What follows belongs to an exercise in optimizing a design on an open flow for small area, a short achievable clock period and few clock cycles per item; a production flow would make more cautious choices. In this exercise RTL edits were held to simulation tests only and were not proved equivalent to the original.

Fig. 1: congestion heat map
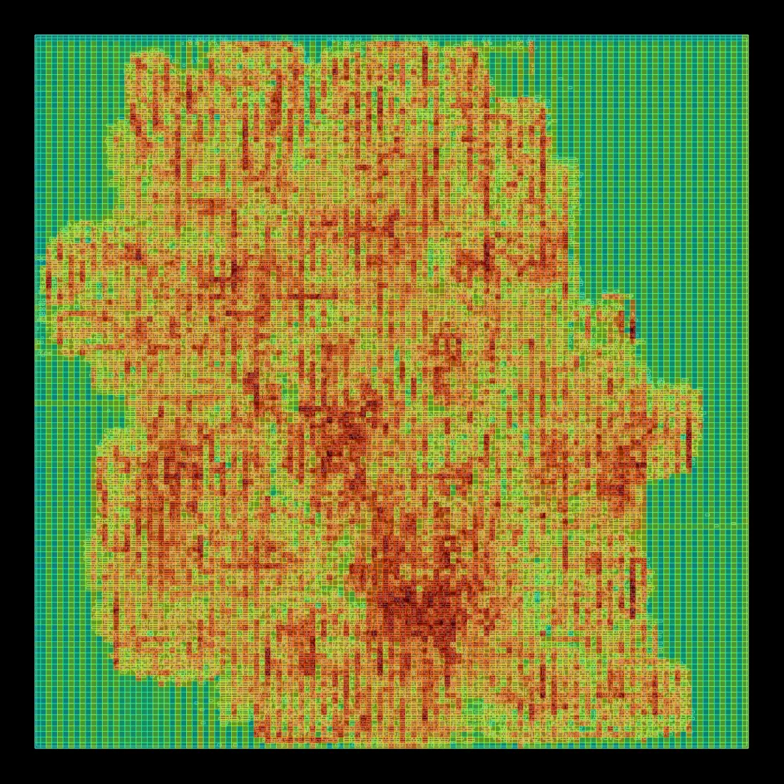
Fig. 2: metal layers overlaid
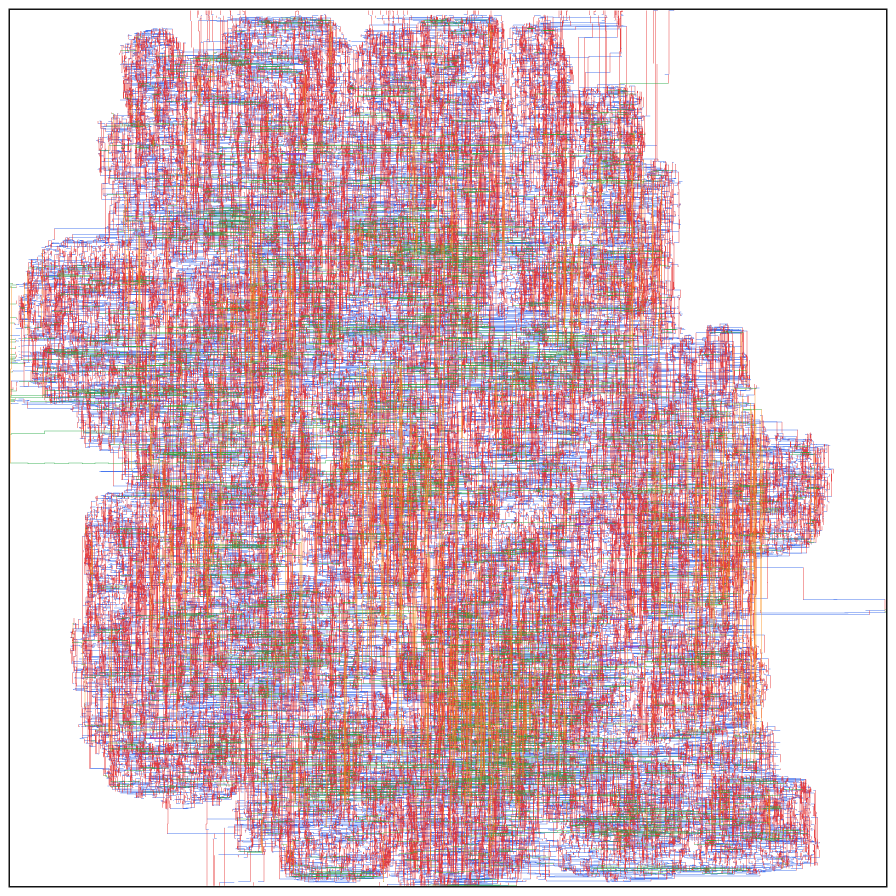
==> design/flow/design.v <==
`timescale 1ns / 1ps
module mult #(
    parameter INT_WIDTH = 8,    
    parameter FRAC_WIDTH = 8    
)(
    input  logic signed [INT_WIDTH+FRAC_WIDTH-1:0] a,
    input  logic signed [INT_WIDTH+FRAC_WIDTH-1:0] b,
    output logic signed [INT_WIDTH+FRAC_WIDTH-1:0] y
);
    localparam TOTAL_WIDTH = INT_WIDTH + FRAC_WIDTH;
    localparam PROD_WIDTH = 2 * TOTAL_WIDTH;
    logic signed [PROD_WIDTH-1:0] full_product;
    assign full_product = a * b;
    assign y = full_product[FRAC_WIDTH +: TOTAL_WIDTH];
endmodule
`timescale 1ns / 1ps
module sigmoid #(
    parameter int INT_WIDTH  = 8,
    parameter int FRAC_WIDTH = 8,
    parameter int WIDTH      = INT_WIDTH + FRAC_WIDTH
)(
    input  logic                     reset,
    input  logic signed [WIDTH-1:0]  x,
    output logic signed [WIDTH-1:0]  y
);
    localparam signed [WIDTH-1:0] CONST_0        = 0;
    localparam signed [WIDTH-1:0] CONST_1        = (1 << FRAC_WIDTH);
    localparam signed [WIDTH-1:0] CONST_015625   = (5 << FRAC_WIDTH) >> 5;
    localparam signed [WIDTH-1:0] CONST_0375     = (3 << FRAC_WIDTH) >> 3;
    localparam signed [WIDTH-1:0] CONST_05       = (1 << FRAC_WIDTH) >> 1;
    localparam signed [WIDTH-1:0] CONST_0625     = (5 << FRAC_WIDTH) >> 3;
    localparam signed [WIDTH-1:0] CONST_084375   = (27 << FRAC_WIDTH) >> 5;
    localparam signed [WIDTH-1:0] SLOPE_003125   = (1 << FRAC_WIDTH) >> 5;
    localparam signed [WIDTH-1:0] SLOPE_0125     = (1 << FRAC_WIDTH) >> 3;
    localparam signed [WIDTH-1:0] SLOPE_025      = (1 << FRAC_WIDTH) >> 2;
    localparam signed [WIDTH-1:0] BP_M5     = -(5 << FRAC_WIDTH);
    localparam signed [WIDTH-1:0] BP_M2375  = -((19 << FRAC_WIDTH) >> 3);
    localparam signed [WIDTH-1:0] BP_M1     = -(1 << FRAC_WIDTH);
    localparam signed [WIDTH-1:0] BP_P1     = (1 << FRAC_WIDTH);
    localparam signed [WIDTH-1:0] BP_P2375  = (19 << FRAC_WIDTH) >> 3;
    localparam signed [WIDTH-1:0] BP_P5     = (5 << FRAC_WIDTH);
    logic signed [2*WIDTH-1:0] mult;   
    always_comb begin
        mult = '0;
        if (reset)
            y = '0;
        else if (x <= BP_M5) begin
            y = CONST_0;
        end
        else if (x <= BP_M2375) begin
            mult   = $signed(x) * $signed(SLOPE_003125);
            y = CONST_015625 + (mult >>> FRAC_WIDTH);
        end
        else if (x <= BP_M1) begin
            mult   = $signed(x) * $signed(SLOPE_0125);
            y = CONST_0375 + (mult >>> FRAC_WIDTH);
        end
        else if (x <= BP_P1) begin
            mult   = $signed(x) * $signed(SLOPE_025);
            y = CONST_05 + (mult >>> FRAC_WIDTH);
        end
        else if (x <= BP_P2375) begin
            mult   = $signed(x) * $signed(SLOPE_0125);
            y = CONST_0625 + (mult >>> FRAC_WIDTH);
        end
        else if (x <= BP_P5) begin
            mult   = $signed(x) * $signed(SLOPE_003125);
            y = CONST_084375 + (mult >>> FRAC_WIDTH);
        end
        else begin
            y = CONST_1;
        end
    end
endmodule
module tanh #(
    parameter int INT_WIDTH  = 8,
    parameter int FRAC_WIDTH = 8,
    parameter int WIDTH      = INT_WIDTH + FRAC_WIDTH
)(
    input  logic                     reset,
    input  logic signed [WIDTH-1:0]  x,
    output logic signed [WIDTH-1:0]  y
);
    localparam signed [WIDTH-1:0] CONST_N1 = -(1 <<< FRAC_WIDTH);
    localparam signed [WIDTH-1:0] CONST_1  =  (1 <<< FRAC_WIDTH);
    localparam signed [WIDTH-1:0] TWO      =  (2 <<< FRAC_WIDTH);
    localparam signed [WIDTH-1:0] ONE      = (1 <<< FRAC_WIDTH);
    localparam signed [WIDTH-1:0] BP_M2 = -(2 <<< FRAC_WIDTH);
    localparam signed [WIDTH-1:0] BP_P2 =  (2 <<< FRAC_WIDTH);
    logic signed [WIDTH-1:0] x_times_2;
    logic signed [WIDTH-1:0] sigmoid_out;
    logic signed [WIDTH-1:0] sigmoid_out_times_2;
    logic signed [WIDTH-1:0] tanh_result;
    mult #(.INT_WIDTH(INT_WIDTH), .FRAC_WIDTH(FRAC_WIDTH)) mul_inst_1 (
        .a(x), .b( TWO ), .y(x_times_2)
    );
    sigmoid #(.INT_WIDTH(INT_WIDTH), .FRAC_WIDTH(FRAC_WIDTH)) sig_inst (
        .reset(reset), .x(x_times_2), .y(sigmoid_out)
    );
    mult #(.INT_WIDTH(INT_WIDTH), .FRAC_WIDTH(FRAC_WIDTH)) mul_inst_2 (
        .a(sigmoid_out), .b( TWO ), .y(sigmoid_out_times_2)
    );
    assign tanh_result = sigmoid_out_times_2 - ONE;
    always_comb begin
        if (reset)
            y = '0;
        else if (x <= BP_M2)
            y = CONST_N1;
        else if (x >= BP_P2)
            y = CONST_1;
        else
            y = tanh_result;
    end
endmodule
module gru_reset_gate_element #(
    parameter int D = 128,
    parameter int H = 256,
    parameter int INT_BITS = 16,
    parameter int FRAC_BITS = 8,
    parameter int DATA_WIDTH = INT_BITS + FRAC_BITS
) (
    input  logic                     clk,
    input  logic                     rst_n,
    input  logic                     valid_in,
    input  logic [D-1:0][DATA_WIDTH-1:0] x_t,
    input  logic [H-1:0][DATA_WIDTH-1:0] h_t_prev,
    input  logic [D-1:0][DATA_WIDTH-1:0] W_ir_row,
    input  logic [H-1:0][DATA_WIDTH-1:0] W_hr_row,
    input  logic signed [DATA_WIDTH-1:0] b_ir_n,
    input  logic signed [DATA_WIDTH-1:0] b_hr_n,
    output logic signed [DATA_WIDTH-1:0] r_t_n,
    output logic                          valid_out
);
    localparam int ACC_EXTRA_BITS = $clog2(D > H ? D : H) + 3;   
    localparam int ACC_WIDTH = DATA_WIDTH + ACC_EXTRA_BITS;
    logic signed [ACC_WIDTH-1:0] acc_x;
    logic signed [ACC_WIDTH-1:0] acc_h;
    logic [D-1:0][DATA_WIDTH-1:0] prod_x;
    logic [H-1:0][DATA_WIDTH-1:0] prod_h;
    logic signed [DATA_WIDTH-1:0] acc_x_sat;
    logic signed [DATA_WIDTH-1:0] acc_h_sat;
    logic signed [DATA_WIDTH-1:0] pre_act;
    logic signed [DATA_WIDTH-1:0] sigmoid_out;
    localparam signed [DATA_WIDTH-1:0] MAX_VAL = {1'b0, {(DATA_WIDTH-1){1'b1}}};   
    localparam signed [DATA_WIDTH-1:0] MIN_VAL = {1'b1, {(DATA_WIDTH-1){1'b0}}};   
    genvar i;
    generate
        for (i = 0; i < D; i++) begin : gen_mult_x
            mult #(
                .INT_WIDTH(INT_BITS),
                .FRAC_WIDTH(FRAC_BITS)
            ) mult_x_inst (
                .a(W_ir_row[i]),
                .b(x_t[i]),
                .y(prod_x[i])
            );
        end
    endgenerate
    generate
        for (i = 0; i < H; i++) begin : gen_mult_h
            mult #(
                .INT_WIDTH(INT_BITS),
                .FRAC_WIDTH(FRAC_BITS)
            ) mult_h_inst (
                .a(W_hr_row[i]),
                .b(h_t_prev[i]),
                .y(prod_h[i])
            );
        end
    endgenerate
    always_comb begin
        acc_x = $signed({{ACC_EXTRA_BITS{b_ir_n[DATA_WIDTH-1]}}, b_ir_n});   
        for (int j = 0; j < D; j++) begin
            acc_x = acc_x + $signed({{ACC_EXTRA_BITS{prod_x[j][DATA_WIDTH-1]}}, prod_x[j]});
        end
    end
    always_comb begin
        acc_h = $signed({{ACC_EXTRA_BITS{b_hr_n[DATA_WIDTH-1]}}, b_hr_n});   
        for (int j = 0; j < H; j++) begin
            acc_h = acc_h + $signed({{ACC_EXTRA_BITS{prod_h[j][DATA_WIDTH-1]}}, prod_h[j]});
        end
    end
    always_comb begin
        if (acc_x > $signed({{ACC_EXTRA_BITS{1'b0}}, MAX_VAL})) begin
            acc_x_sat = MAX_VAL;   
        end else if (acc_x < $signed({{ACC_EXTRA_BITS{1'b1}}, MIN_VAL})) begin
            acc_x_sat = MIN_VAL;   
        end else begin
            acc_x_sat = acc_x[DATA_WIDTH-1:0];   
        end
    end
    always_comb begin
        if (acc_h > $signed({{ACC_EXTRA_BITS{1'b0}}, MAX_VAL})) begin
            acc_h_sat = MAX_VAL;   
        end else if (acc_h < $signed({{ACC_EXTRA_BITS{1'b1}}, MIN_VAL})) begin
            acc_h_sat = MIN_VAL;   
        end else begin
            acc_h_sat = acc_h[DATA_WIDTH-1:0];   
        end
    end
    assign pre_act = acc_x_sat + acc_h_sat;
    sigmoid #(
        .INT_WIDTH(INT_BITS),
        .FRAC_WIDTH(FRAC_BITS)
    ) sigmoid_inst (
        .reset(~rst_n),
        .x(pre_act),
        .y(sigmoid_out)
    );
    always_ff @(posedge clk or negedge rst_n) begin
        if (!rst_n) begin
            r_t_n <= '0;
            valid_out <= 1'b0;
        end else begin
            r_t_n <= sigmoid_out;
            valid_out <= valid_in;
        end
    end
endmodule
module gru_update_gate_element #(
    parameter int D = 128,
    parameter int H = 256,
    parameter int INT_BITS = 16,
    parameter int FRAC_BITS = 8,
    parameter int DATA_WIDTH = INT_BITS + FRAC_BITS
) (
    input  logic                     clk,
    input  logic                     rst_n,
    input  logic                     valid_in,
    input  logic [D-1:0][DATA_WIDTH-1:0] x_t,
    input  logic [H-1:0][DATA_WIDTH-1:0] h_t_prev,
    input  logic [D-1:0][DATA_WIDTH-1:0] W_iz_row,
    input  logic [H-1:0][DATA_WIDTH-1:0] W_hz_row,
    input  logic signed [DATA_WIDTH-1:0] b_iz_n,
    input  logic signed [DATA_WIDTH-1:0] b_hz_n,
    output logic signed [DATA_WIDTH-1:0] z_t_n,
    output logic                          valid_out
);
    localparam int ACC_EXTRA_BITS = $clog2(D > H ? D : H) + 3;   
    localparam int ACC_WIDTH = DATA_WIDTH + ACC_EXTRA_BITS;
    logic signed [ACC_WIDTH-1:0] acc_x;
    logic signed [ACC_WIDTH-1:0] acc_h;
    logic [D-1:0][DATA_WIDTH-1:0] prod_x;
    logic [H-1:0][DATA_WIDTH-1:0] prod_h;
    logic signed [DATA_WIDTH-1:0] acc_x_sat;
    logic signed [DATA_WIDTH-1:0] acc_h_sat;
    logic signed [DATA_WIDTH-1:0] pre_act;
    logic signed [DATA_WIDTH-1:0] sigmoid_out;
    localparam signed [DATA_WIDTH-1:0] MAX_VAL = {1'b0, {(DATA_WIDTH-1){1'b1}}};   
    localparam signed [DATA_WIDTH-1:0] MIN_VAL = {1'b1, {(DATA_WIDTH-1){1'b0}}};   
    genvar i;
    generate
        for (i = 0; i < D; i++) begin : gen_mult_x
            mult #(
                .INT_WIDTH(INT_BITS),
                .FRAC_WIDTH(FRAC_BITS)
            ) mult_x_inst (
                .a(W_iz_row[i]),
                .b(x_t[i]),
                .y(prod_x[i])
            );
        end
    endgenerate
    generate
        for (i = 0; i < H; i++) begin : gen_mult_h
            mult #(
                .INT_WIDTH(INT_BITS),
                .FRAC_WIDTH(FRAC_BITS)
            ) mult_h_inst (
                .a(W_hz_row[i]),
                .b(h_t_prev[i]),
                .y(prod_h[i])
            );
        end
    endgenerate
    always_comb begin
        acc_x = $signed({{ACC_EXTRA_BITS{b_iz_n[DATA_WIDTH-1]}}, b_iz_n});   
        for (int j = 0; j < D; j++) begin
            acc_x = acc_x + $signed({{ACC_EXTRA_BITS{prod_x[j][DATA_WIDTH-1]}}, prod_x[j]});
        end
    end
    always_comb begin
        acc_h = $signed({{ACC_EXTRA_BITS{b_hz_n[DATA_WIDTH-1]}}, b_hz_n});   
        for (int j = 0; j < H; j++) begin
            acc_h = acc_h + $signed({{ACC_EXTRA_BITS{prod_h[j][DATA_WIDTH-1]}}, prod_h[j]});
        end
    end
    always_comb begin
        if (acc_x > $signed({{ACC_EXTRA_BITS{1'b0}}, MAX_VAL})) begin
            acc_x_sat = MAX_VAL;   
        end else if (acc_x < $signed({{ACC_EXTRA_BITS{1'b1}}, MIN_VAL})) begin
            acc_x_sat = MIN_VAL;   
        end else begin
            acc_x_sat = acc_x[DATA_WIDTH-1:0];   
        end
    end
    always_comb begin
        if (acc_h > $signed({{ACC_EXTRA_BITS{1'b0}}, MAX_VAL})) begin
            acc_h_sat = MAX_VAL;   
        end else if (acc_h < $signed({{ACC_EXTRA_BITS{1'b1}}, MIN_VAL})) begin
            acc_h_sat = MIN_VAL;   
        end else begin
            acc_h_sat = acc_h[DATA_WIDTH-1:0];   
        end
    end
    assign pre_act = acc_x_sat + acc_h_sat;
    sigmoid #(
        .INT_WIDTH(INT_BITS),
        .FRAC_WIDTH(FRAC_BITS)
    ) sigmoid_inst (
        .reset(~rst_n),
        .x(pre_act),
        .y(sigmoid_out)
    );
    always_ff @(posedge clk or negedge rst_n) begin
        if (!rst_n) begin
            z_t_n <= '0;
            valid_out <= 1'b0;
        end else begin
            z_t_n <= sigmoid_out;
            valid_out <= valid_in;
        end
    end
endmodule
module gru_new_gate_element #(
    parameter int D = 128,
    parameter int H = 256,
    parameter int INT_BITS = 16,
    parameter int FRAC_BITS = 8,
    parameter int DATA_WIDTH = INT_BITS + FRAC_BITS
) (
    input  logic                     clk,
    input  logic                     rst_n,
    input  logic                     valid_in,
    input  logic [D-1:0][DATA_WIDTH-1:0] x_t,
    input  logic [H-1:0][DATA_WIDTH-1:0] h_t_prev,
    input  logic signed [DATA_WIDTH-1:0] r_t_n,       
    input  logic [D-1:0][DATA_WIDTH-1:0] W_in_row,
    input  logic [H-1:0][DATA_WIDTH-1:0] W_hn_row,
    input  logic signed [DATA_WIDTH-1:0] b_in_n,
    input  logic signed [DATA_WIDTH-1:0] b_hn_n,
    output logic signed [DATA_WIDTH-1:0] n_t_n,
    output logic                          valid_out
);
    localparam int ACC_EXTRA_BITS = $clog2(D > H ? D : H) + 3;   
    localparam int ACC_WIDTH = DATA_WIDTH + ACC_EXTRA_BITS;
    logic signed [ACC_WIDTH-1:0] acc_x;
    logic signed [ACC_WIDTH-1:0] acc_h;
    logic [D-1:0][DATA_WIDTH-1:0] prod_x;
    logic [H-1:0][DATA_WIDTH-1:0] h_gated;
    logic [H-1:0][DATA_WIDTH-1:0] prod_h;
    logic signed [DATA_WIDTH-1:0] acc_x_sat;
    logic signed [DATA_WIDTH-1:0] acc_h_sat;
    logic signed [DATA_WIDTH-1:0] pre_act;
    logic signed [DATA_WIDTH-1:0] tanh_out;
    localparam signed [DATA_WIDTH-1:0] MAX_VAL = {1'b0, {(DATA_WIDTH-1){1'b1}}};   
    localparam signed [DATA_WIDTH-1:0] MIN_VAL = {1'b1, {(DATA_WIDTH-1){1'b0}}};   
    genvar i;
    generate
        for (i = 0; i < D; i++) begin : gen_mult_x
            mult #(
                .INT_WIDTH(INT_BITS),
                .FRAC_WIDTH(FRAC_BITS)
            ) mult_x_inst (
                .a(W_in_row[i]),
                .b(x_t[i]),
                .y(prod_x[i])
            );
        end
    endgenerate
    generate
        for (i = 0; i < H; i++) begin : gen_gate
            mult #(
                .INT_WIDTH(INT_BITS),
                .FRAC_WIDTH(FRAC_BITS)
            ) mult_gate_inst (
                .a(r_t_n),
                .b(h_t_prev[i]),
                .y(h_gated[i])
            );
        end
    endgenerate
    generate
        for (i = 0; i < H; i++) begin : gen_mult_h
            mult #(
                .INT_WIDTH(INT_BITS),
                .FRAC_WIDTH(FRAC_BITS)
            ) mult_h_inst (
                .a(W_hn_row[i]),
                .b(h_gated[i]),
                .y(prod_h[i])
            );
        end
    endgenerate
    always_comb begin
        acc_x = $signed({{ACC_EXTRA_BITS{b_in_n[DATA_WIDTH-1]}}, b_in_n});   
        for (int j = 0; j < D; j++) begin
            acc_x = acc_x + $signed({{ACC_EXTRA_BITS{prod_x[j][DATA_WIDTH-1]}}, prod_x[j]});
        end
    end
    always_comb begin
        acc_h = $signed({{ACC_EXTRA_BITS{b_hn_n[DATA_WIDTH-1]}}, b_hn_n});   
        for (int j = 0; j < H; j++) begin
            acc_h = acc_h + $signed({{ACC_EXTRA_BITS{prod_h[j][DATA_WIDTH-1]}}, prod_h[j]});
        end
    end
    always_comb begin
        if (acc_x > $signed({{ACC_EXTRA_BITS{1'b0}}, MAX_VAL})) begin
            acc_x_sat = MAX_VAL;   
        end else if (acc_x < $signed({{ACC_EXTRA_BITS{1'b1}}, MIN_VAL})) begin
            acc_x_sat = MIN_VAL;   
        end else begin
            acc_x_sat = acc_x[DATA_WIDTH-1:0];   
        end
    end
    always_comb begin
        if (acc_h > $signed({{ACC_EXTRA_BITS{1'b0}}, MAX_VAL})) begin
            acc_h_sat = MAX_VAL;   
        end else if (acc_h < $signed({{ACC_EXTRA_BITS{1'b1}}, MIN_VAL})) begin
            acc_h_sat = MIN_VAL;   
        end else begin
            acc_h_sat = acc_h[DATA_WIDTH-1:0];   
        end
    end
    assign pre_act = acc_x_sat + acc_h_sat;
    tanh #(
        .INT_WIDTH(INT_BITS),
        .FRAC_WIDTH(FRAC_BITS)
    ) tanh_inst (
        .reset(~rst_n),
        .x(pre_act),
        .y(tanh_out)
    );
    always_ff @(posedge clk or negedge rst_n) begin
        if (!rst_n) begin
            n_t_n <= '0;
            valid_out <= 1'b0;
        end else begin
            n_t_n <= tanh_out;
            valid_out <= valid_in;
        end
    end
endmodule
module gru_hidden_state_element #(
    parameter int INT_BITS = 16,
    parameter int FRAC_BITS = 8,
    parameter int DATA_WIDTH = INT_BITS + FRAC_BITS
) (
    input  logic                     clk,
    input  logic                     rst_n,
    input  logic                     valid_in,
    input  logic signed [DATA_WIDTH-1:0] z_t_n,       
    input  logic signed [DATA_WIDTH-1:0] n_t_n,       
    input  logic signed [DATA_WIDTH-1:0] h_t_prev_n,  
    output logic signed [DATA_WIDTH-1:0] h_t_n,
    output logic                          valid_out
);
    localparam signed [DATA_WIDTH-1:0] ONE = (1 << FRAC_BITS);
    logic signed [DATA_WIDTH-1:0] one_minus_z;
    logic signed [DATA_WIDTH-1:0] term1;   
    logic signed [DATA_WIDTH-1:0] term2;   
    logic signed [DATA_WIDTH-1:0] h_new;
    assign one_minus_z = ONE - z_t_n;
    mult #(
        .INT_WIDTH(INT_BITS),
        .FRAC_WIDTH(FRAC_BITS)
    ) mult_term1 (
        .a(one_minus_z),
        .b(n_t_n),
        .y(term1)
    );
    mult #(
        .INT_WIDTH(INT_BITS),
        .FRAC_WIDTH(FRAC_BITS)
    ) mult_term2 (
        .a(z_t_n),
        .b(h_t_prev_n),
        .y(term2)
    );
    assign h_new = term1 + term2;
    always_ff @(posedge clk or negedge rst_n) begin
        if (!rst_n) begin
            h_t_n <= '0;
            valid_out <= 1'b0;
        end else begin
            h_t_n <= h_new;
            valid_out <= valid_in;
        end
    end
endmodule
module gru_cell_parallel #(
    parameter int D = 64,
    parameter int H = 16,
    parameter int INT_BITS = 10,
    parameter int FRAC_BITS = 16,
    parameter int DATA_WIDTH = INT_BITS + FRAC_BITS,
    parameter int NUM_PARALLEL = 16
) (
    input  logic                     clk,
    input  logic                     rst_n,
    input  logic                     start,
    input  logic [D-1:0][DATA_WIDTH-1:0] x_t,
    input  logic [H-1:0][DATA_WIDTH-1:0] h_t_prev,
    input  logic [H-1:0][D-1:0][DATA_WIDTH-1:0] W_ir,
    input  logic [H-1:0][H-1:0][DATA_WIDTH-1:0] W_hr,
    input  logic [H-1:0][DATA_WIDTH-1:0] b_ir,
    input  logic [H-1:0][DATA_WIDTH-1:0] b_hr,
    input  logic [H-1:0][D-1:0][DATA_WIDTH-1:0] W_iz,
    input  logic [H-1:0][H-1:0][DATA_WIDTH-1:0] W_hz,
    input  logic [H-1:0][DATA_WIDTH-1:0] b_iz,
    input  logic [H-1:0][DATA_WIDTH-1:0] b_hz,
    input  logic [H-1:0][D-1:0][DATA_WIDTH-1:0] W_in,
    input  logic [H-1:0][H-1:0][DATA_WIDTH-1:0] W_hn,
    input  logic [H-1:0][DATA_WIDTH-1:0] b_in,
    input  logic [H-1:0][DATA_WIDTH-1:0] b_hn,
    output logic [H-1:0][DATA_WIDTH-1:0] h_t,
    output logic                          done
);
    typedef enum logic [3:0] {
        IDLE           = 4'd0,
        COMPUTE_RESET  = 4'd1,
        WAIT_RESET     = 4'd2,
        COMPUTE_UPDATE = 4'd3,
        WAIT_UPDATE    = 4'd4,
        COMPUTE_NEW    = 4'd5,
        WAIT_NEW       = 4'd6,
        COMPUTE_HIDDEN = 4'd7,
        WAIT_HIDDEN    = 4'd8,
        DONE_STATE     = 4'd9
    } state_t;
    state_t state, next_state;
    logic [$clog2(H+1)-1:0] index;
    logic [$clog2(H+1)-1:0] total_iters;
    logic [2:0] wait_count;
    logic valid_reset, valid_update, valid_new, valid_hidden;
    logic [H-1:0][DATA_WIDTH-1:0] r_t_storage;
    logic [H-1:0][DATA_WIDTH-1:0] z_t_storage;
    logic [H-1:0][DATA_WIDTH-1:0] n_t_storage;
    logic [H-1:0][DATA_WIDTH-1:0] h_t_storage;
    logic [NUM_PARALLEL-1:0][DATA_WIDTH-1:0] r_t_elem;
    logic [NUM_PARALLEL-1:0][DATA_WIDTH-1:0] z_t_elem;
    logic [NUM_PARALLEL-1:0][DATA_WIDTH-1:0] n_t_elem;
    logic [NUM_PARALLEL-1:0][DATA_WIDTH-1:0] h_t_elem;
    logic [NUM_PARALLEL-1:0] valid_out_r;
    logic [NUM_PARALLEL-1:0] valid_out_z;
    logic [NUM_PARALLEL-1:0] valid_out_n;
    logic [NUM_PARALLEL-1:0] valid_out_h;
    assign total_iters = (H + NUM_PARALLEL - 1) / NUM_PARALLEL;
    genvar p;
    generate
        for (p = 0; p < NUM_PARALLEL; p++) begin : gen_parallel_elements
            gru_reset_gate_element #(
                .D(D),
                .H(H),
                .INT_BITS(INT_BITS),
                .FRAC_BITS(FRAC_BITS),
                .DATA_WIDTH(DATA_WIDTH)
            ) reset_elem (
                .clk(clk),
                .rst_n(rst_n),
                .valid_in(valid_reset && ((index * NUM_PARALLEL + p) < H)),
                .x_t(x_t),
                .h_t_prev(h_t_prev),
                .W_ir_row((index * NUM_PARALLEL + p < H) ? W_ir[index * NUM_PARALLEL + p] : W_ir[0]),
                .W_hr_row((index * NUM_PARALLEL + p < H) ? W_hr[index * NUM_PARALLEL + p] : W_hr[0]),
                .b_ir_n((index * NUM_PARALLEL + p < H) ? b_ir[index * NUM_PARALLEL + p] : b_ir[0]),
                .b_hr_n((index * NUM_PARALLEL + p < H) ? b_hr[index * NUM_PARALLEL + p] : b_hr[0]),
                .r_t_n(r_t_elem[p]),
                .valid_out(valid_out_r[p])
            );
            gru_update_gate_element #(
                .D(D),
                .H(H),
                .INT_BITS(INT_BITS),
                .FRAC_BITS(FRAC_BITS),
                .DATA_WIDTH(DATA_WIDTH)
            ) update_elem (
                .clk(clk),
                .rst_n(rst_n),
                .valid_in(valid_update && ((index * NUM_PARALLEL + p) < H)),
                .x_t(x_t),
                .h_t_prev(h_t_prev),
                .W_iz_row((index * NUM_PARALLEL + p < H) ? W_iz[index * NUM_PARALLEL + p] : W_iz[0]),
                .W_hz_row((index * NUM_PARALLEL + p < H) ? W_hz[index * NUM_PARALLEL + p] : W_hz[0]),
                .b_iz_n((index * NUM_PARALLEL + p < H) ? b_iz[index * NUM_PARALLEL + p] : b_iz[0]),
                .b_hz_n((index * NUM_PARALLEL + p < H) ? b_hz[index * NUM_PARALLEL + p] : b_hz[0]),
                .z_t_n(z_t_elem[p]),
                .valid_out(valid_out_z[p])
            );
            gru_new_gate_element #(
                .D(D),
                .H(H),
                .INT_BITS(INT_BITS),
                .FRAC_BITS(FRAC_BITS),
                .DATA_WIDTH(DATA_WIDTH)
            ) new_elem (
                .clk(clk),
                .rst_n(rst_n),
                .valid_in(valid_new && ((index * NUM_PARALLEL + p) < H)),
                .x_t(x_t),
                .h_t_prev(h_t_prev),
                .r_t_n((index * NUM_PARALLEL + p < H) ? r_t_storage[index * NUM_PARALLEL + p] : '0),
                .W_in_row((index * NUM_PARALLEL + p < H) ? W_in[index * NUM_PARALLEL + p] : W_in[0]),
                .W_hn_row((index * NUM_PARALLEL + p < H) ? W_hn[index * NUM_PARALLEL + p] : W_hn[0]),
                .b_in_n((index * NUM_PARALLEL + p < H) ? b_in[index * NUM_PARALLEL + p] : b_in[0]),
                .b_hn_n((index * NUM_PARALLEL + p < H) ? b_hn[index * NUM_PARALLEL + p] : b_hn[0]),
                .n_t_n(n_t_elem[p]),
                .valid_out(valid_out_n[p])
            );
            gru_hidden_state_element #(
                .INT_BITS(INT_BITS),
                .FRAC_BITS(FRAC_BITS),
                .DATA_WIDTH(DATA_WIDTH)
            ) hidden_elem (
                .clk(clk),
                .rst_n(rst_n),
                .valid_in(valid_hidden && ((index * NUM_PARALLEL + p) < H)),
                .z_t_n((index * NUM_PARALLEL + p < H) ? z_t_storage[index * NUM_PARALLEL + p] : '0),
                .n_t_n((index * NUM_PARALLEL + p < H) ? n_t_storage[index * NUM_PARALLEL + p] : '0),
                .h_t_prev_n((index * NUM_PARALLEL + p < H) ? h_t_prev[index * NUM_PARALLEL + p] : '0),
                .h_t_n(h_t_elem[p]),
                .valid_out(valid_out_h[p])
            );
        end
    endgenerate
    always_ff @(posedge clk or negedge rst_n) begin
        if (!rst_n) begin
            state <= IDLE;
        end else begin
            state <= next_state;
        end
    end
    always_comb begin
        next_state = state;
        case (state)
            IDLE: begin
                if (start) begin
                    next_state = COMPUTE_RESET;
                end
            end
            COMPUTE_RESET: begin
                if (index >= total_iters) begin
                    next_state = WAIT_RESET;
                end
            end
            WAIT_RESET: begin
                if (wait_count >= 3'd2) begin   
                    next_state = COMPUTE_UPDATE;
                end
            end
            COMPUTE_UPDATE: begin
                if (index >= total_iters) begin
                    next_state = WAIT_UPDATE;
                end
            end
            WAIT_UPDATE: begin
                if (wait_count >= 3'd2) begin
                    next_state = COMPUTE_NEW;
                end
            end
            COMPUTE_NEW: begin
                if (index >= total_iters) begin
                    next_state = WAIT_NEW;
                end
            end
            WAIT_NEW: begin
                if (wait_count >= 3'd2) begin
                    next_state = COMPUTE_HIDDEN;
                end
            end
            COMPUTE_HIDDEN: begin
                if (index >= total_iters) begin
                    next_state = WAIT_HIDDEN;
                end
            end
            WAIT_HIDDEN: begin
                if (wait_count >= 3'd2) begin
                    next_state = DONE_STATE;
                end
            end
            DONE_STATE: begin
                next_state = IDLE;
            end
            default: next_state = IDLE;
        endcase
    end
    always_comb begin
        valid_reset = 1'b0;
        valid_update = 1'b0;
        valid_new = 1'b0;
        valid_hidden = 1'b0;
        case (state)
            COMPUTE_RESET:  valid_reset = 1'b1;
            COMPUTE_UPDATE: valid_update = 1'b1;
            COMPUTE_NEW:    valid_new = 1'b1;
            COMPUTE_HIDDEN: valid_hidden = 1'b1;
            default: ;
        endcase
    end
    always_ff @(posedge clk or negedge rst_n) begin
        if (!rst_n) begin
            index <= '0;
        end else begin
            case (state)
                IDLE: begin
                    if (start) begin
                        index <= '0;
                    end
                end
                COMPUTE_RESET, COMPUTE_UPDATE, COMPUTE_NEW, COMPUTE_HIDDEN: begin
                    index <= index + 1;
                end
                WAIT_RESET, WAIT_UPDATE, WAIT_NEW, WAIT_HIDDEN: begin
                    index <= '0;   
                end
                default: ;
            endcase
        end
    end
    always_ff @(posedge clk or negedge rst_n) begin
        if (!rst_n) begin
            wait_count <= '0;
        end else begin
            case (state)
                WAIT_RESET, WAIT_UPDATE, WAIT_NEW, WAIT_HIDDEN: begin
                    wait_count <= wait_count + 1;
                end
                default: begin
                    wait_count <= '0;
                end
            endcase
        end
    end
    always_ff @(posedge clk or negedge rst_n) begin
        if (!rst_n) begin
            for (int i = 0; i < H; i++) begin
                r_t_storage[i] <= '0;
                z_t_storage[i] <= '0;
                n_t_storage[i] <= '0;
                h_t_storage[i] <= '0;
            end
        end else begin
            for (int p = 0; p < NUM_PARALLEL; p++) begin
                if (valid_out_r[p] && ((index - 1) * NUM_PARALLEL + p < H) &&
                    (state == COMPUTE_RESET || state == WAIT_RESET)) begin
                    r_t_storage[(index - 1) * NUM_PARALLEL + p] <= r_t_elem[p];
                end
            end
            for (int p = 0; p < NUM_PARALLEL; p++) begin
                if (valid_out_z[p] && ((index - 1) * NUM_PARALLEL + p < H) &&
                    (state == COMPUTE_UPDATE || state == WAIT_UPDATE)) begin
                    z_t_storage[(index - 1) * NUM_PARALLEL + p] <= z_t_elem[p];
                end
            end
            for (int p = 0; p < NUM_PARALLEL; p++) begin
                if (valid_out_n[p] && ((index - 1) * NUM_PARALLEL + p < H) &&
                    (state == COMPUTE_NEW || state == WAIT_NEW)) begin
                    n_t_storage[(index - 1) * NUM_PARALLEL + p] <= n_t_elem[p];
                end
            end
            for (int p = 0; p < NUM_PARALLEL; p++) begin
                if (valid_out_h[p] && ((index - 1) * NUM_PARALLEL + p < H) &&
                    (state == COMPUTE_HIDDEN || state == WAIT_HIDDEN)) begin
                    h_t_storage[(index - 1) * NUM_PARALLEL + p] <= h_t_elem[p];
                end
            end
        end
    end
    always_ff @(posedge clk or negedge rst_n) begin
        if (!rst_n) begin
            done <= 1'b0;
            for (int i = 0; i < H; i++) begin
                h_t[i] <= '0;
            end
        end else begin
            if (state == DONE_STATE) begin
                done <= 1'b1;
                h_t <= h_t_storage;
            end else begin
                done <= 1'b0;
            end
        end
    end
endmodule
module gru_top #(
    parameter int D = 4,
    parameter int H = 4,
    parameter int INT_BITS = 10,
    parameter int FRAC_BITS = 6,
    parameter int DATA_WIDTH = INT_BITS + FRAC_BITS,
    parameter int NUM_PARALLEL = 1
) (
    input  logic                    clk,
    input  logic                    rst_n,
    input  logic                    cfg_we,
    input  logic [7:0]              cfg_addr,
    input  logic [DATA_WIDTH-1:0]   cfg_data,
    input  logic                    start,
    input  logic [D*DATA_WIDTH-1:0] x_t,
    output logic                    done,
    output logic [H*DATA_WIDTH-1:0] h_t
);
    localparam int GATE_WORDS = H*D + H*H + 2*H;
    localparam int OFS_WH = H*D;
    localparam int OFS_BI = H*D + H*H;
    localparam int OFS_BH = H*D + H*H + H;
    localparam int HID_BASE = 3*GATE_WORDS;
    logic [H-1:0][D-1:0][DATA_WIDTH-1:0] W_ir, W_iz, W_in;
    logic [H-1:0][H-1:0][DATA_WIDTH-1:0] W_hr, W_hz, W_hn;
    logic [H-1:0][DATA_WIDTH-1:0]        b_ir, b_hr, b_iz, b_hz, b_in, b_hn;
    logic [H-1:0][DATA_WIDTH-1:0]        h_t_prev;
    logic [H-1:0][DATA_WIDTH-1:0]        h_t_cell;
    logic [D-1:0][DATA_WIDTH-1:0]        x_vec;
    assign x_vec = x_t;
    assign h_t   = h_t_cell;
    always_ff @(posedge clk) begin
        if (cfg_we) begin
            for (int g = 0; g < 3; g++) begin
                for (int n = 0; n < H; n++) begin
                    for (int j = 0; j < D; j++) begin
                        if (cfg_addr == g*GATE_WORDS + n*D + j) begin
                            case (g)
                                0: W_ir[n][j] <= cfg_data;
                                1: W_iz[n][j] <= cfg_data;
                                default: W_in[n][j] <= cfg_data;
                            endcase
                        end
                    end
                    for (int k = 0; k < H; k++) begin
                        if (cfg_addr == g*GATE_WORDS + OFS_WH + n*H + k) begin
                            case (g)
                                0: W_hr[n][k] <= cfg_data;
                                1: W_hz[n][k] <= cfg_data;
                                default: W_hn[n][k] <= cfg_data;
                            endcase
                        end
                    end
                    if (cfg_addr == g*GATE_WORDS + OFS_BI + n) begin
                        case (g)
                            0: b_ir[n] <= cfg_data;
                            1: b_iz[n] <= cfg_data;
                            default: b_in[n] <= cfg_data;
                        endcase
                    end
                    if (cfg_addr == g*GATE_WORDS + OFS_BH + n) begin
                        case (g)
                            0: b_hr[n] <= cfg_data;
                            1: b_hz[n] <= cfg_data;
                            default: b_hn[n] <= cfg_data;
                        endcase
                    end
                end
            end
        end
    end
    gru_cell_parallel #(
        .D(D), .H(H),
        .INT_BITS(INT_BITS), .FRAC_BITS(FRAC_BITS),
        .DATA_WIDTH(DATA_WIDTH),
        .NUM_PARALLEL(NUM_PARALLEL)
    ) u_gru (
        .clk      (clk),
        .rst_n    (rst_n),
        .start    (start),
        .x_t      (x_vec),
        .h_t_prev (h_t_prev),
        .W_ir(W_ir), .W_hr(W_hr), .b_ir(b_ir), .b_hr(b_hr),
        .W_iz(W_iz), .W_hz(W_hz), .b_iz(b_iz), .b_hz(b_hz),
        .W_in(W_in), .W_hn(W_hn), .b_in(b_in), .b_hn(b_hn),
        .h_t      (h_t_cell),
        .done     (done)
    );
    always_ff @(posedge clk or negedge rst_n) begin
        if (!rst_n) begin
            for (int i = 0; i < H; i++) h_t_prev[i] <= '0;
        end else if (done) begin
            h_t_prev <= h_t_cell;
        end else if (cfg_we) begin
            for (int i = 0; i < H; i++)
                if (cfg_addr == HID_BASE + i) h_t_prev[i] <= cfg_data;
        end
    end
endmodule
==> design/flow/run.sh <==
#!/bin/bash
# synth_recipe.tcl (not shown) runs the flow's synth.tcl, then flattens the netlist and writes it again
# the make line also repeats each setting of config.mk as NAME=value (left out here)
make -C /OpenROAD-flow-scripts/flow DESIGN_CONFIG=/design/flow/config.mk WORK_HOME=/design/flow/orfs CLKGATE_MAP_FILE= SYNTH_SCRIPT=/design/flow/synth_recipe.tcl finish
==> design/flow/config.mk <==
export PLATFORM = sky130hd
export DESIGN_NAME = gru_top
export DESIGN_NICKNAME = gru_top
export VERILOG_FILES = /design/flow/design.v
export SDC_FILE = /design/flow/constraint.sdc
export NUM_CORES = 4
export LEC_CHECK = 0
export CAP_MARGIN = 20
export CORE_MARGIN = 2
export CORE_UTILIZATION = 40
export SLEW_MARGIN = 20
==> design/flow/constraint.sdc <==
create_clock -name core_clock -period 28.0 [get_ports {clk}]
set_input_delay 5.6000 -clock core_clock [delete_from_list [all_inputs] [get_ports {clk}]]
set_output_delay 5.6000 -clock core_clock [all_outputs]
set_load 0.01 [all_outputs]
==> qor.csv <==
stage;metric;value;unit
outcome;outcome;complete, no violations;
timing;period_needed;24.44;ns
cts;postCtsResizedCells;0;
cts;numClockSinks;2380;
setup_path;crit_type;register to register;
setup_path;path_buf_inv;7;
synthesis;postSynthRegisterBits;2380;
min_path;holdPathStages;1;
timing;fin_setup_tns;0;ns
global_route;grt_pass1_vias;228100;
timing;fin_skew;0.1092;ns
setup_path;end_kind;register;
synthesis;synth_edf_count;1920;
min_path;hp-class;register to register;
die;die-area;0.7685;mm2
finish;seq_area;0.06923;mm2
die;die_y;876.7;um
setup_path;critPathMaxStageDelay;0.89;ns
setup_path;cpMaxStageDelayCell;nor4b_1;
die;core_area;0.7591;mm2
drt;via_per_inst;5.262;
cts;cts_tree;yes;
finish;fin_nets;37900;
drt;drt_iter0_markers;18150;
timing;finalCritPeriodShare;87.28;%
cts;cts.clk_slew.worst_paths;0.06;ns
global_route;grt_pass1_wl;1456000;um
placement;hpwl;719400;um
setup_path;arrival;25.39;ns
Testbench counts, summed over its fixed seeds: cycles 4,360, steps 128.
## Picture notes: Fig. 1
wire per inst: 23.54 um
GRT Overall Usage: 24.97%
GR peak layer: met2
met2 GRT Util: 40.73%
met3 usage in global routing: 4.193%

## Picture notes: Fig. 2
metal 2 -> red  # wire length 445 mm
metal 3 -> green  # wire length 77.6 mm
metal 4 -> orange  # wire length 50.1 mm
metal 1 -> blue  # wire length 388 mm
metal 5 -> purple  # wire length 145 um

layout by cell type (no fill, tap or decap), types with 91 or more instances in the layout:
| cell | n |
|---|---|
| a21o_1 | 130 |
| a21oi_1 | 787 |
| a22o_1 | 165 |
| a22oi_1 | 144 |
| and2_1 | 1673 |
| and3_1 | 350 |
| buf_4 | 787 |
| clkbuf_16 | 276 |
| clkdlybuf4s50_1 | 115 |
| dfrtp_1 | 419 |
| edfxtp_1 | 1920 |
| fa_1 | 5134 |
| ha_1 | 2252 |
| inv_1 | 6235 |
| mux2_2 | 220 |
| mux2i_1 | 518 |
| nand2_1 | 4375 |
| nand2b_1 | 99 |
| nand3_1 | 119 |
| nor2_1 | 1299 |
| nor2b_1 | 155 |
| nor3_1 | 123 |
| o21a_1 | 118 |
| o21ai_0 | 439 |
| o21ai_1 | 237 |
| o21bai_1 | 91 |
| or2_2 | 153 |
| xnor2_1 | 1083 |
| xor2_1 | 254 |
flip-flops by register name, indices dropped and copies added (netlist names), 256 cells and up:
| register | cells |
|---|---|
| W_hn | 256 |
| W_hz | 256 |
| W_in | 256 |
| W_ir | 256 |
| W_hr | 256 |
| W_iz | 256 |
how the worst max path moves through the flow:
stage	from	end	cells past startpoint
after floorplan	u_gru.index[1]	u_gru.gen_parallel_elements[0].new_elem.n_t_n[10]	91
after detailed placement	u_gru.index[0]	u_gru.gen_parallel_elements[0].new_elem.n_t_n[14]	77
final	u_gru.index[0]	u_gru.gen_parallel_elements[0].new_elem.n_t_n[14]	77
after global routing	u_gru.index[0]	u_gru.gen_parallel_elements[0].new_elem.n_t_n[14]	77
after global placement	u_gru.index[0]	u_gru.gen_parallel_elements[0].new_elem.n_t_n[14]	77
after CTS	u_gru.index[0]	u_gru.gen_parallel_elements[0].new_elem.n_t_n[14]	77
stage by stage:
step,instances,hold slack (ns)
after global placement,40290,0.4204
after floorplan,30580,0.4096
final,40810,0.4403
after CTS,40780,0.4431
after detailed placement,40290,0.4359
after global routing,40790,0.4712
metal layers:
metal  GRT usage (%)  share of wire (%)  routed length [um]
met3           4.193                8.1               77560
met1           33.02                 40              387600
met4           10.70                5.2               50070
met5               0              0.015                 145
met2           40.73                 46              445200
worst register-to-register path, delay by kind of cell, from the launching register on:
| kind | cells | cell delay [ns] |
|---|---|---|
| XOR/XNOR | 14 | 3.57 |
| flip-flops | 1 | 0.74 |
| adder cells (fa/ha/maj) | 20 | 8.38 |
| AO/OA/AOI/OAI | 24 | 6.60 |
| buffers and inverters | 7 | 1.71 |
| AND/OR/NAND/NOR | 12 | 3.38 |
cells by family after synthesis:
kind of cell	count (synthesis)	synth area share, %
AO/OA/AOI/OAI	2489	5.074
buffers and inverters	7625	9.486
AND/OR/NAND/NOR	8527	12.76
flip-flops	2380	22.71
multiplexers	797	2.946
XOR/XNOR	1376	4.037
adder cells (fa/ha/maj)	7386	42.99
cell type report:
type / instances / share of cell area (%)
inverter: 6241 / 7.119
clock buffer: 336 / 2.199
clock inverter: 153 / 0.5620
tap: 10140 / 3.854
antenna: 30 / 0.02280
sequential: 2380 / 21.02
multi-input combinational: 20580 / 62.91
timing repair buffer: 954 / 2.312

separate check: timing with driven ports:
How much do the figures lean on ideal ports? The routed layout below was timed once more, with nothing changed but the port constraints.
Step 1: set_driving_cell puts a clkbuf_16 on clk and a buf_2 on each other input, an assumption about the parent block.
Step 2 adds t to the input delays and takes it off the output delays; t is the mean of the earliest and latest rising clock arrival at the registers after step 1. Input paths then give back, and output paths get back, about the clock's delay inside the block.
Slacks: no drivers / after step 1 / after step 2; pairs: no drivers / after step 1.
t (ns): 1.090
slack for setup (ns): 3.561 / 3.561 / 3.561
worst setup path at the end: register to register
worst register clock-pin slew, ns: 0.08 / 0.08
cell pins on the clock port's net: 1
After both steps setup and hold are still met in this run. The setup slack of this run moves by 0.000 ns with the drivers and by 0.000 ns with both steps.
